What follows belongs to an exercise in optimizing a design on an open flow for small area, a short achievable clock period and few clock cycles per item; a production flow would make more cautious choices. In this exercise RTL edits were held to simulation tests only and were not proved equivalent to the original.

[flow/config.mk]
export PLATFORM = sky130hd
export DESIGN_NAME = tmp_fir
export DESIGN_NICKNAME = tmp_fir
export VERILOG_FILES = /design/flow/design.v
export SDC_FILE = /design/flow/constraint.sdc
export NUM_CORES = 4
export LEC_CHECK = 0
export CAP_MARGIN = 20
export CORE_MARGIN = 2
export CORE_UTILIZATION = 40
export SLEW_MARGIN = 20
[flow/constraint.sdc]
create_clock -name core_clock -period 20.0 [get_ports {CLK}]
set_input_delay 4.0000 -clock core_clock [delete_from_list [all_inputs] [get_ports {CLK}]]
set_output_delay 4.0000 -clock core_clock [all_outputs]
set_load 0.01 [all_outputs]
[flow/design.v]
`timescale 1ns / 1ps
module fp_mult #(parameter WI1 = 4, WF1 = 16, WI2 = 4, WF2 = 16, WIO = WI1+WI2, WFO = WF1+WF2)
                    (input signed [WI1+WF1-1:0] in1,
                     input signed [WI2+WF2-1:0] in2,
                     output reg signed [WIO+WFO-1:0] out
                    );
    localparam integer signed SHIFT = (WF1+WF2)-WFO;
    wire signed [WI1+WF1 + WI2+WF2 -1:0] product = in1*in2;
    always @* begin
        if(SHIFT > 0) out = product >>> SHIFT;
        else if (SHIFT < 0) out = product <<< (-SHIFT);
        else out = product;
    end
endmodule
`timescale 1ns / 1ps
module fp_adder #(parameter WI1 = 4, WF1 = 16, WI2 = 4, WF2 = 16, 
                     WIO = ((WI1 > WI2) ? WI1 : WI2) + 1, 
                     WFO = ((WF1 > WF2) ? WF1 : WF2))
                    (input signed[WI1+WF1-1:0] in1,
                     input signed[WI2+WF2-1:0] in2,
                     output reg signed [WIO+WFO-1:0] out,
                     output reg OVF
                    );
    localparam i_max = (WI1 > WI2) ? WI1 : WI2;
    localparam f_max = (WF1 > WF2) ? WF1 : WF2;
    reg signed [i_max+f_max:0] in1_ext;
    reg signed [i_max+f_max:0] in2_ext;
    always @* begin
        if(WI1 > WI2 && WF1 > WF2) begin
            in1_ext = in1;
            in2_ext = {{(WI1-WI2){in2[WI2+WF2-1]}}, in2, {(WF1-WF2){1'b0}}};
        end
        else if(WI1 < WI2 && WF1 < WF2) begin
            in1_ext = {{(WI2-WI1){in1[WI1+WF1-1]}}, in1, {(WF2-WF1){1'b0}}};
            in2_ext = in2;
        end
         else if(WI1 > WI2 && WF1 < WF2) begin
            in1_ext = {in1, {(WF2-WF1){1'b0}}};
            in2_ext = {{(WI1-WI2){in2[WI2+WF2-1]}}, in2};
        end
         else if(WI1 < WI2 && WF1 > WF2) begin
            in1_ext = {{(WI2-WI1){in1[WI1+WF1-1]}}, in1};
            in2_ext = {in2, {(WF1-WF2){1'b0}}};
        end
        else if(WI1 > WI2 && WF1 == WF2) begin
            in1_ext = in1;
            in2_ext = {{(WI1-WI2){in2[WI2+WF2-1]}}, in2};
        end
        else if(WI1 < WI2 && WF1 == WF2) begin
            in1_ext = {{(WI2-WI1){in1[WI1+WF1-1]}}, in1};
            in2_ext = in2;
        end
        else if(WF1 > WF2 && WI1 == WI2) begin
            in1_ext = in1;
            in2_ext = {in2, {(WF1-WF2){1'b0}}};
        end
        else if(WF1 < WF2 && WI1 == WI2) begin
            in1_ext = {in1, {(WF2-WF1){1'b0}}};
            in2_ext = in2;
        end
        else if(WI1 == WI2 && WF1 == WF2) begin
            in1_ext = in1;
            in2_ext = in2;
        end
        out = in1_ext + in2_ext;
        OVF = ((in1_ext[i_max+f_max-1]) == (in2_ext[i_max+f_max-1])) 
            && (out[i_max+f_max-1] != (in1_ext[i_max+f_max-1]));   
    end               
endmodule
`timescale 1ns / 1ps
module register #(parameter WI = 2, WF = 10)
                   (input CLK, RST,
                    input signed [WI+WF-1:0] din,
                    output reg signed [WI+WF-1:0] q
    );
    always @(posedge CLK) begin
        if(RST) q <= 0;
        else    q <= din;
    end
endmodule
`timescale 1ns / 1ps
module coeff_ROM #(parameter N = 64, M = 16, WIC = 1, WFC = 15)
                  (output signed [N*(WIC+WFC)-1:0] coeffs_full
    );
    reg signed [WIC+WFC-1:0] coeffs [0:N-1];
    initial $readmemh("HW6_BPF.hex", coeffs);
    genvar i;
    generate
        for(i = 0; i < N; i = i + 1) begin
            assign coeffs_full[(i+1)*(WIC+WFC)-1:i*(WIC+WFC)] = coeffs[i];
        end
    endgenerate
endmodule
`timescale 1ns / 1ps
module tmp_fir #(parameter N = 64, M = 16, CYCLE_NUM = N/M, CW = $clog2(CYCLE_NUM),
                parameter WII = 2, WFI = 10, WIO = WII, WFO = WFI, INT_WI = 2, INT_WF = 30, WI_COEFF = 1, WF_COEFF = 15)
               (input signed [WII+WFI-1:0] x,
                input CLK, RST, in_valid,
                output in_ready,
                output reg signed [WIO+WFO-1:0] y,
                output reg out_valid
                );
    localparam IDLE = 2'b00, ACCUM = 2'b01, DONE = 2'b10;
    reg [1:0] state;
    reg shift_en;
    reg [CW:0] cyc;            
    reg signed [WII+WFI-1:0] x_hold;
    wire signed [WII+WFI-1:0] x_d [0:N-2];
    reg signed [INT_WI+INT_WF-1:0] accum;
    wire signed [WI_COEFF+WF_COEFF-1:0] coeff [0:N-1];
    wire signed [N*(WI_COEFF+WF_COEFF)-1:0] coeffs_full;
    wire signed [INT_WI+INT_WF-1:0] add [0:M-1];
    wire signed [INT_WI+INT_WF-1:0] mult [0:M-1];
    genvar i, j, z;
    coeff_ROM #(.N(N)) U111111 (.coeffs_full(coeffs_full));
    generate
        for(z = 0; z < N; z = z + 1) begin
            assign coeff[z] = coeffs_full[(z+1)*(WI_COEFF+WF_COEFF)-1:z*(WI_COEFF+WF_COEFF)];
        end
    endgenerate
    generate
        for(i = 0; i < N-1; i = i + 1) begin
            if(i == 0) register U000 (.CLK(CLK), .RST(RST), .din(shift_en ? x_hold : x_d[i]), .q(x_d[i]));
            else register U001 (.CLK(CLK), .RST(RST), .din(shift_en ? x_d[i-1] : x_d[i]), .q(x_d[i]));
        end
    endgenerate
    generate
        for(i = 0; i < M; i = i + 1) begin
            if(i == 0) fp_mult #(.WI1(WI_COEFF), .WF1(WF_COEFF), .WI2(WII), .WF2(WFI), .WIO(INT_WI), .WFO(INT_WF)) 
                      U010(.in1(coeff[(cyc == 0) ? i : M*cyc]), .in2(cyc == 0 ? x_hold : x_d[(M*cyc)-1]), .out(mult[i]));
            else fp_mult #(.WI1(WI_COEFF), .WF1(WF_COEFF), .WI2(WII), .WF2(WFI), .WIO(INT_WI), .WFO(INT_WF)) 
                      U011(.in1(coeff[(cyc == 0) ? i : (M*cyc)+i]), .in2(cyc == 0 ? x_d[i-1] : x_d[((M*cyc)-1)+i]), .out(mult[i]));
        end
    endgenerate
    generate
        for(i = 0; i < M; i = i + 1) begin
            if(i == 0) fp_adder #(.WI1(INT_WI), .WF1(INT_WF), .WI2(INT_WI), .WF2(INT_WF), .WIO(INT_WI), .WFO(INT_WF)) 
                       U100(.in1(mult[i]), .in2(0), .out(add[i]), .OVF());
            else fp_adder #(.WI1(INT_WI), .WF1(INT_WF), .WI2(INT_WI), .WF2(INT_WF), .WIO(INT_WI), .WFO(INT_WF)) 
                       U101(.in1(mult[i]), .in2(add[i-1]), .out(add[i]), .OVF());
        end
    endgenerate
    always @(posedge CLK) begin
        if(RST) begin
            state <= IDLE;
            cyc <= 0;
            out_valid <= 0;
            accum <= 0;
            shift_en <= 0;
            y <= 0;
        end
        else begin
            case(state)
                IDLE: begin
                    cyc <= 0;
                    out_valid <= 0;
                    shift_en <= 0;
                    if(in_valid) begin
                        state <= ACCUM;
                        x_hold <= x;
                        accum <= 0;
                    end
                end
                ACCUM: begin
                    shift_en <= 0;
                            accum <= accum + add[M-1];
                    if(cyc < CYCLE_NUM-1) begin
                        cyc <= cyc + 1;
                    end
                    else begin
                        cyc <= 0;
                        state <= DONE;
                    end
                end
                DONE: begin
                    y <= accum >>> (INT_WF - WFO);
                    shift_en <= 1;
                            out_valid <= 1;
                    state <= IDLE;
                end
                default: state <= IDLE;
            endcase
        end
    end
    assign in_ready = (state == IDLE);
endmodule
[flow/HW6_BPF.hex]
FFD4
FFCB
FFC1
FFB7
FFB0
FFAF
FFB4
FFC3
FFDA
FFF5
000C
0017
0009
FFD9
FF80
FEFE
FE5A
FDA4
FCF4
FC6B
FC27
FC49
FCE7
FE0D
FFB7
01D0
0434
06B1
090F
0B14
0C8D
0D54
0D54
0C8D
0B14
090F
06B1
0434
01D0
FFB7
FE0D
FCE7
FC49
FC27
FC6B
FCF4
FDA4
FE5A
FEFE
FF80
FFD9
0009
0017
000C
FFF5
FFDA
FFC3
FFB4
FFAF
FFB0
FFB7
FFC1
FFCB
FFD4
[flow/run.sh]
#!/bin/bash
# synth_recipe.tcl (not shown) runs the flow's synth.tcl, then flattens the netlist and writes it again
# the make line also repeats each setting of config.mk as NAME=value (left out here)
make -C /OpenROAD-flow-scripts/flow DESIGN_CONFIG=/design/flow/config.mk WORK_HOME=/design/flow/orfs CLKGATE_MAP_FILE= SYNTH_SCRIPT=/design/flow/synth_recipe.tcl finish
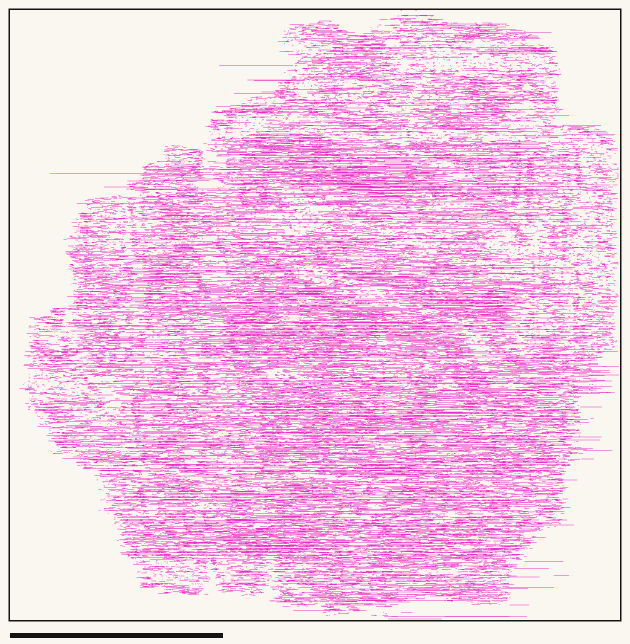
*Signal wires on met1*
The bar under the picture is 200 um long.
The layer carries 177 mm of wire. 16,387 nets have wire on it. The longest straight run is 127 um.

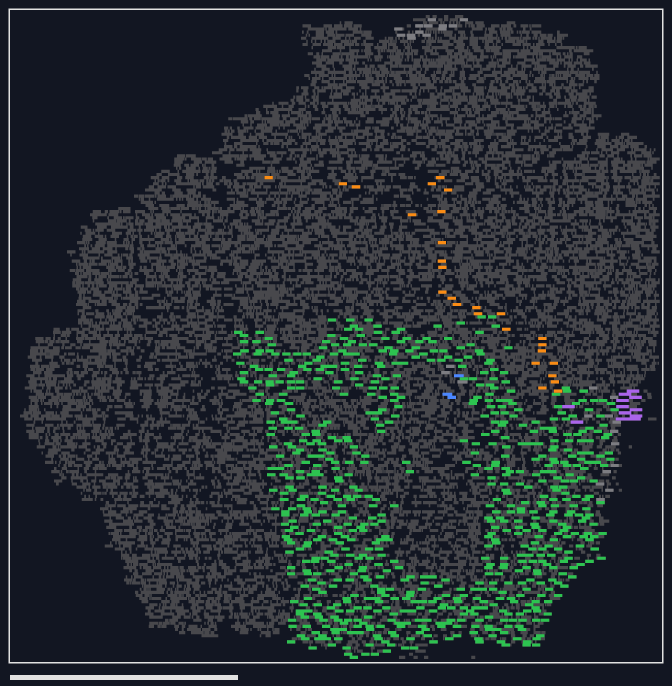
*Sequential cells coloured by netlist name*
The bar under the picture is 200 um long. Other sequential cells in the stronger grey, the rest of the logic in the fainter grey.
Green is genblk2.genblk1.U001.q, flops 744. Purple is x_hold, flops 12, where east. Orange is accum, flops 27. Blue is cyc, flops 3.
Another 28 sequential cells are not coloured.
final core utilization: 42.9%
Sequential Area: 16,400 sq um
flip-flop and latch share of the layout cell area: 11.9%

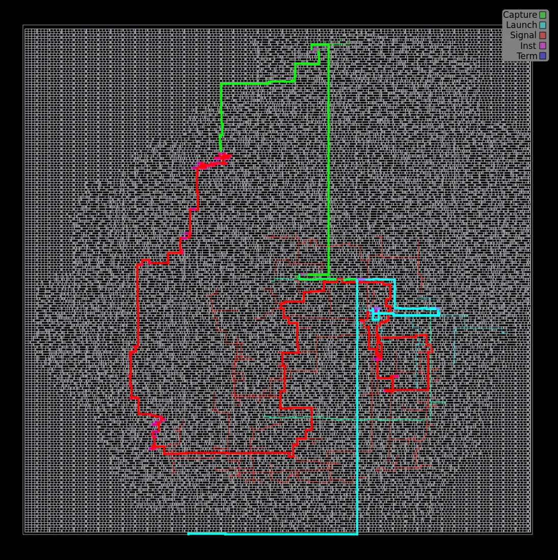
*Path with the least slack*
setup TNS: 0 ps
time the final worst path needs with I/O delays and setup: 17,030 ps

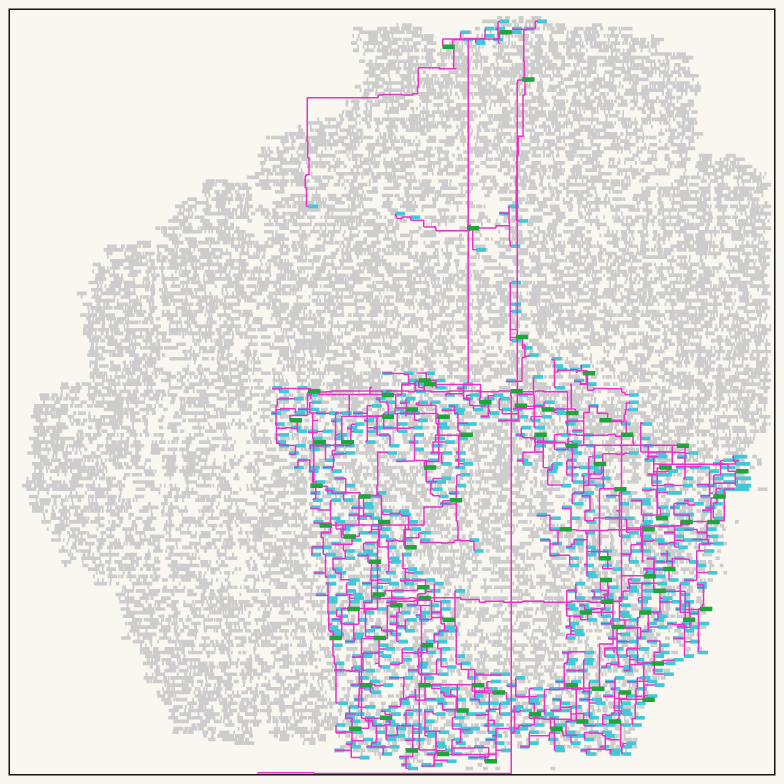
*Clock network drawn from the DEF*
Cyan is flip-flops, count 814. Green is cells driving clock nets, count 85. Magenta is clock wires, length 12,300 um.
There are 86 routed clock nets.
Max Clock Skew: 68.7 ps
clock latency on the worst-skew pair: 720 ps

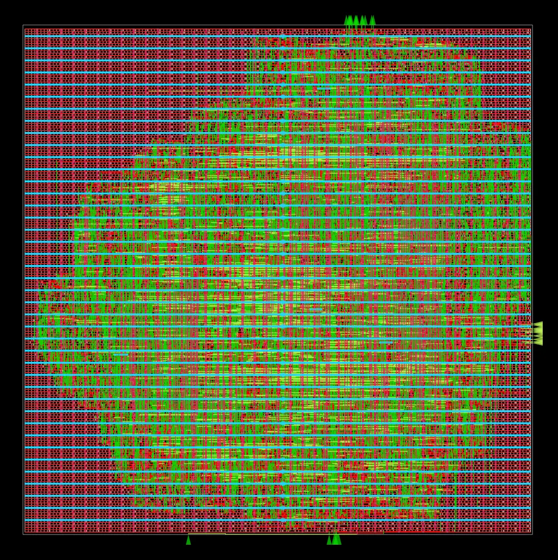
*Full-chip view from the flow's report step*
Total Routed Length: 442,000 um
ports placed on the boundary: 29
Die X-Extent: 573 um

## metal layers
layer,wire length (um),global-route usage (%)
met5,52,0
met4,27500,13.7
met3,33000,4.82
met2,205000,44.1
met1,177000,35.2
## worst max-delay path: cells and delay by family, from the launching register on
kind            cells  cell delay, ps
simple gates        4            1660
compound gates     15            4320
buf+inv             6            1260
xor+xnor           12            2600
fa+ha+maj          13            5960
flops               1             680
## state kept, by name, summed over array words and instances, names as in the netlist
signal,count
genblk2.genblk1.U001.q,744
accum,27
genblk2.genblk1.U000.q,12
x_hold,12
y,12
cyc,3
state,2
out_valid,1
shift_en,1
## per-stage QoR
stage / instance area, sq um / worst slack, ps / utilization, %
after floorplan: 130000 / 5150 / -
after global placement: 135000 / 3300 / 42.0
after detailed placement: 135000 / 3410 / 42.0
after CTS: 138000 / 3380 / 42.9
after global routing: 138000 / 2460 / 42.9
final: 138000 / 2970 / 42.9
## placed cells by master (no fill, tap or decap), types with 12 or more instances in the layout
cell,netlist,routed
sky130_fd_sc_hd__and2_1,176,176
sky130_fd_sc_hd__a21oi_1,337,332
sky130_fd_sc_hd__edfxtp_1,12,12
sky130_fd_sc_hd__inv_1,3562,3561
sky130_fd_sc_hd__clkbuf_16,0,86
sky130_fd_sc_hd__nor4_1,12,12
sky130_fd_sc_hd__clkbuf_1,370,13
sky130_fd_sc_hd__a211oi_1,15,15
sky130_fd_sc_hd__a31oi_1,96,96
sky130_fd_sc_hd__o21bai_1,85,84
sky130_fd_sc_hd__clkinv_2,0,18
sky130_fd_sc_hd__nand2b_1,302,302
sky130_fd_sc_hd__a22o_1,52,52
sky130_fd_sc_hd__o21ai_1,24,26
sky130_fd_sc_hd__a222oi_1,96,96
sky130_fd_sc_hd__nand3_1,72,72
sky130_fd_sc_hd__conb_1,2,46
sky130_fd_sc_hd__xor2_1,100,100
sky130_fd_sc_hd__fa_1,2636,2636
sky130_fd_sc_hd__a22oi_1,232,232
sky130_fd_sc_hd__clkdlybuf4s50_1,0,27
sky130_fd_sc_hd__mux2i_1,762,760
sky130_fd_sc_hd__nor3_1,39,39
sky130_fd_sc_hd__buf_4,0,147
sky130_fd_sc_hd__nand2_1,588,587
sky130_fd_sc_hd__xnor2_1,290,285
sky130_fd_sc_hd__o21ai_0,88,83
sky130_fd_sc_hd__ha_1,979,967
sky130_fd_sc_hd__nor2b_1,115,113
sky130_fd_sc_hd__a21o_1,164,164
sky130_fd_sc_hd__nor2_1,1252,1246
sky130_fd_sc_hd__dfxtp_1,802,799
sky130_fd_sc_hd__or2_2,107,107
sky130_fd_sc_hd__o21a_1,39,39
sky130_fd_sc_hd__and3_1,23,23
sky130_fd_sc_hd__or3_1,15,15
## cell families after synthesis
family,count (synthesis)
buf+inv,4023
fa+ha+maj,3615
simple gates,2730
compound gates,1343
flops,814
mux,762
xor+xnor,397
other cells,2
## Yosys cell counts, drive strengths merged (39+ instances only)
master and count:
nand3 72, mux2i 762, dfxtp 802, fa 2636
o21a 39, ha 979, a22o 52, clkbuf 370
o21bai 85, a31oi 97, nand2b 302, o21ai 112
buf 90, or2 107, nand2 588, a21o 166
a21oi 338, xor2 101, a222oi 96, and2 176
a22oi 232, xnor2 292, nor2 1252, inv 3563
nor3 39, nor2b 115
## cell type report
cell class	count	area (sq um)
Timing Repair Buffer	182	1500
Antenna cell	8	20.0
Clock buffer	110	2350
Clock inverter	48	614
Sequential cell	814	16400
Multi-Input combinational cell	8893	98400
Fill cell	31900	184000
Tap cell	4305	5390
Inverter	3563	13400
## path summary, 6_finish.rpt
path                             from                endpoint  slack [ps]
hold / removal      y[9]$_SDFFE_PP0P_       y[9]$_SDFFE_PP0P_         450
hold reg to reg     y[9]$_SDFFE_PP0P_       y[9]$_SDFFE_PP0P_         450
setup reg to reg  cyc[0]$_SDFFE_PP0P_  accum[31]$_SDFFE_PP0P_        2970
setup / recovery  cyc[0]$_SDFFE_PP0P_  accum[31]$_SDFFE_PP0P_        2970
==> key figures <==
Status
  – Result of the run: timing/DRC/antenna clean

STA
  – Final Hold Fails: 0
  – Number of endpoints failing setup at the final stage: 0
  – Worst slew margin: 16.4%
  – Setup repair after global routing missed its margin: no
  – Highest clock frequency the design can meet: 58.7 MHz
  – Tcrit/Tclk final: 85.1%
  – Count of final max-slew check failures: 0
  – Slew @ Worst Pin: 1240 ps

Floorplan
  – Starting density of the core: 40.3%
  – Die Outline Area: 328,000 sq um
  – Number of placement rows: 208
  – Core outline area: 322,000 sq um

Placed design
  – Number of placed cells counting well taps: 17,800
  – Half-perimeter wire length of the detailed placement result: 376,000 um
  – RePlAce Congestion: 1.01
  – Count of port buffers added during placement: 28

Cells and area
  – Synth-to-layout area growth: 6.64%
  – Post-layout nets: 17,200
  – Layout cells sized above 1: 3.57%
  – Final cell count without fillers: 17,900

GRT
  – Wire length of the first global-routing pass: 656,000 um
  – Pin count of the biggest net entering global routing: 148
  – Overflow after GRT: 0
  – Vias in the first global route: 96,700
  – GR Util All Layers: 27.3%
  – Antenna violations before repair: 17

Drt
  – Detailed-router iteration count before antenna repair: 8
  – 1st-iter DRT viols: 7,697
  – Vias after detailed routing: 92,200
  – Antenna-violating nets left: 0
  – Via-per-instance ratio: 5.15
  – Average detailed-routed wire length per instance: 24.7 um

Clock network
  – CTS Buf Count: 85
  – Post CTS Setup Buffer Count: 0
  – Clock tree from TritonCTS: yes
  – Total number of clock tree sinks: 814
  – Bufs on Longest Clock Path: 3
  – Count of H-tree levels built during CTS: 3
  – Clk Tree Root Cell: sky130_fd_sc_hd__clkbuf_16
  – Quantity of gates resized following cts: 0
  – Worst-path clk slew: 80 ps

Critical path
  – Data arrival time of the critical path: 17,610 ps
  – Kind of critical path: register to register
  – Kind of start point of the critical path: register
  – Worst Reg2Reg Path Length in Cells: 50
  – Required time reported for the critical path endpoint: 20,590 ps
  – CP Capture Type: register
  – Slowest cell on the critical path: sky130_fd_sc_hd__or4_4
  – Most frequent cell on the critical path: sky130_fd_sc_hd__fa_1
  – Peak per-stage delay on the critical path: 940 ps
  – Largest fanout of any net on the critical path: 128

Logic synthesis
  – Fraction of registers with async set or reset after synthesis: 0%
  – Portion of netlist area occupied by mux cells: 5.89%
  – Number of flops mapped to enable cells by yosys: 12
  – Yosys reg bits: 814
  – Area share of xor/xnor cells in the synthesized design: 2.75%
  – Proportion of synthesized chip area in sequential cells: 12.7%
  – Mapped Cells: 13,700
  – Simple-gate area share of the yosys netlist: 9.56%
  – Post-synthesis adder-cell area fraction: 50.2%
  – Most used flip-flop cell after synthesis: sky130_fd_sc_hd__dfxtp_1
  – Cell types with the largest area share after synthesis: sky130_fd_sc_hd__fa_1 (41%), sky130_fd_sc_hd__dfxtp_1 (12%), sky130_fd_sc_hd__inv_1 (10%)
  – Main combinational cell family by area after synthesis: adder cells
  – Cell area after synthesis: 129,000 sq um
  – Synth top area share: 40.8%
  – Synthesis warning total: 5
  – Largest area contributor in the netlist: sky130_fd_sc_hd__fa_1
  – Library cells used by synthesis: 81
  – Synthesized area divided by synthesized cell count: 9.46 sq um
  – Area fraction in compound gates after synthesis: 7.24%

Worst hold path
  – Number of instances on the worst hold path: 2
  – Hold WC Path Type: register to register

Run
  – Max-cap check violation count: 0
Testbench counts, summed over its fixed seeds: cycles 19,200, items 3,200.

-- port drivers added, routing unchanged --
The results above use ideal ports. As a check the final layout listed here was re-extracted and re-timed, cells and wires unchanged. Step 1: set_driving_cell puts a clkbuf_16 on CLK and a buf_2 on each other input, an assumption about the parent block. Step 2 moves the port delays by t, midway between the first and last clock arrival at a register: inputs arrive t later, outputs are due t later. That takes back most of the time a late clock gives input paths. Slacks: ideal ports / drivers / drivers and shift; pairs: ideal ports / drivers.
t, ns: 0.777
setup slack, ns: 2.974 / 2.974 / 2.974
hold WS [ns]: 0.452 / 0.452 / 0.452
worst setup path after step 2: register to register
latest minus earliest clock arrival (ns): 0.076 / 0.076
After both steps setup and hold are still met in this run. The setup slack of this run moves by 0.000 ns with the drivers and by 0.000 ns with both steps.
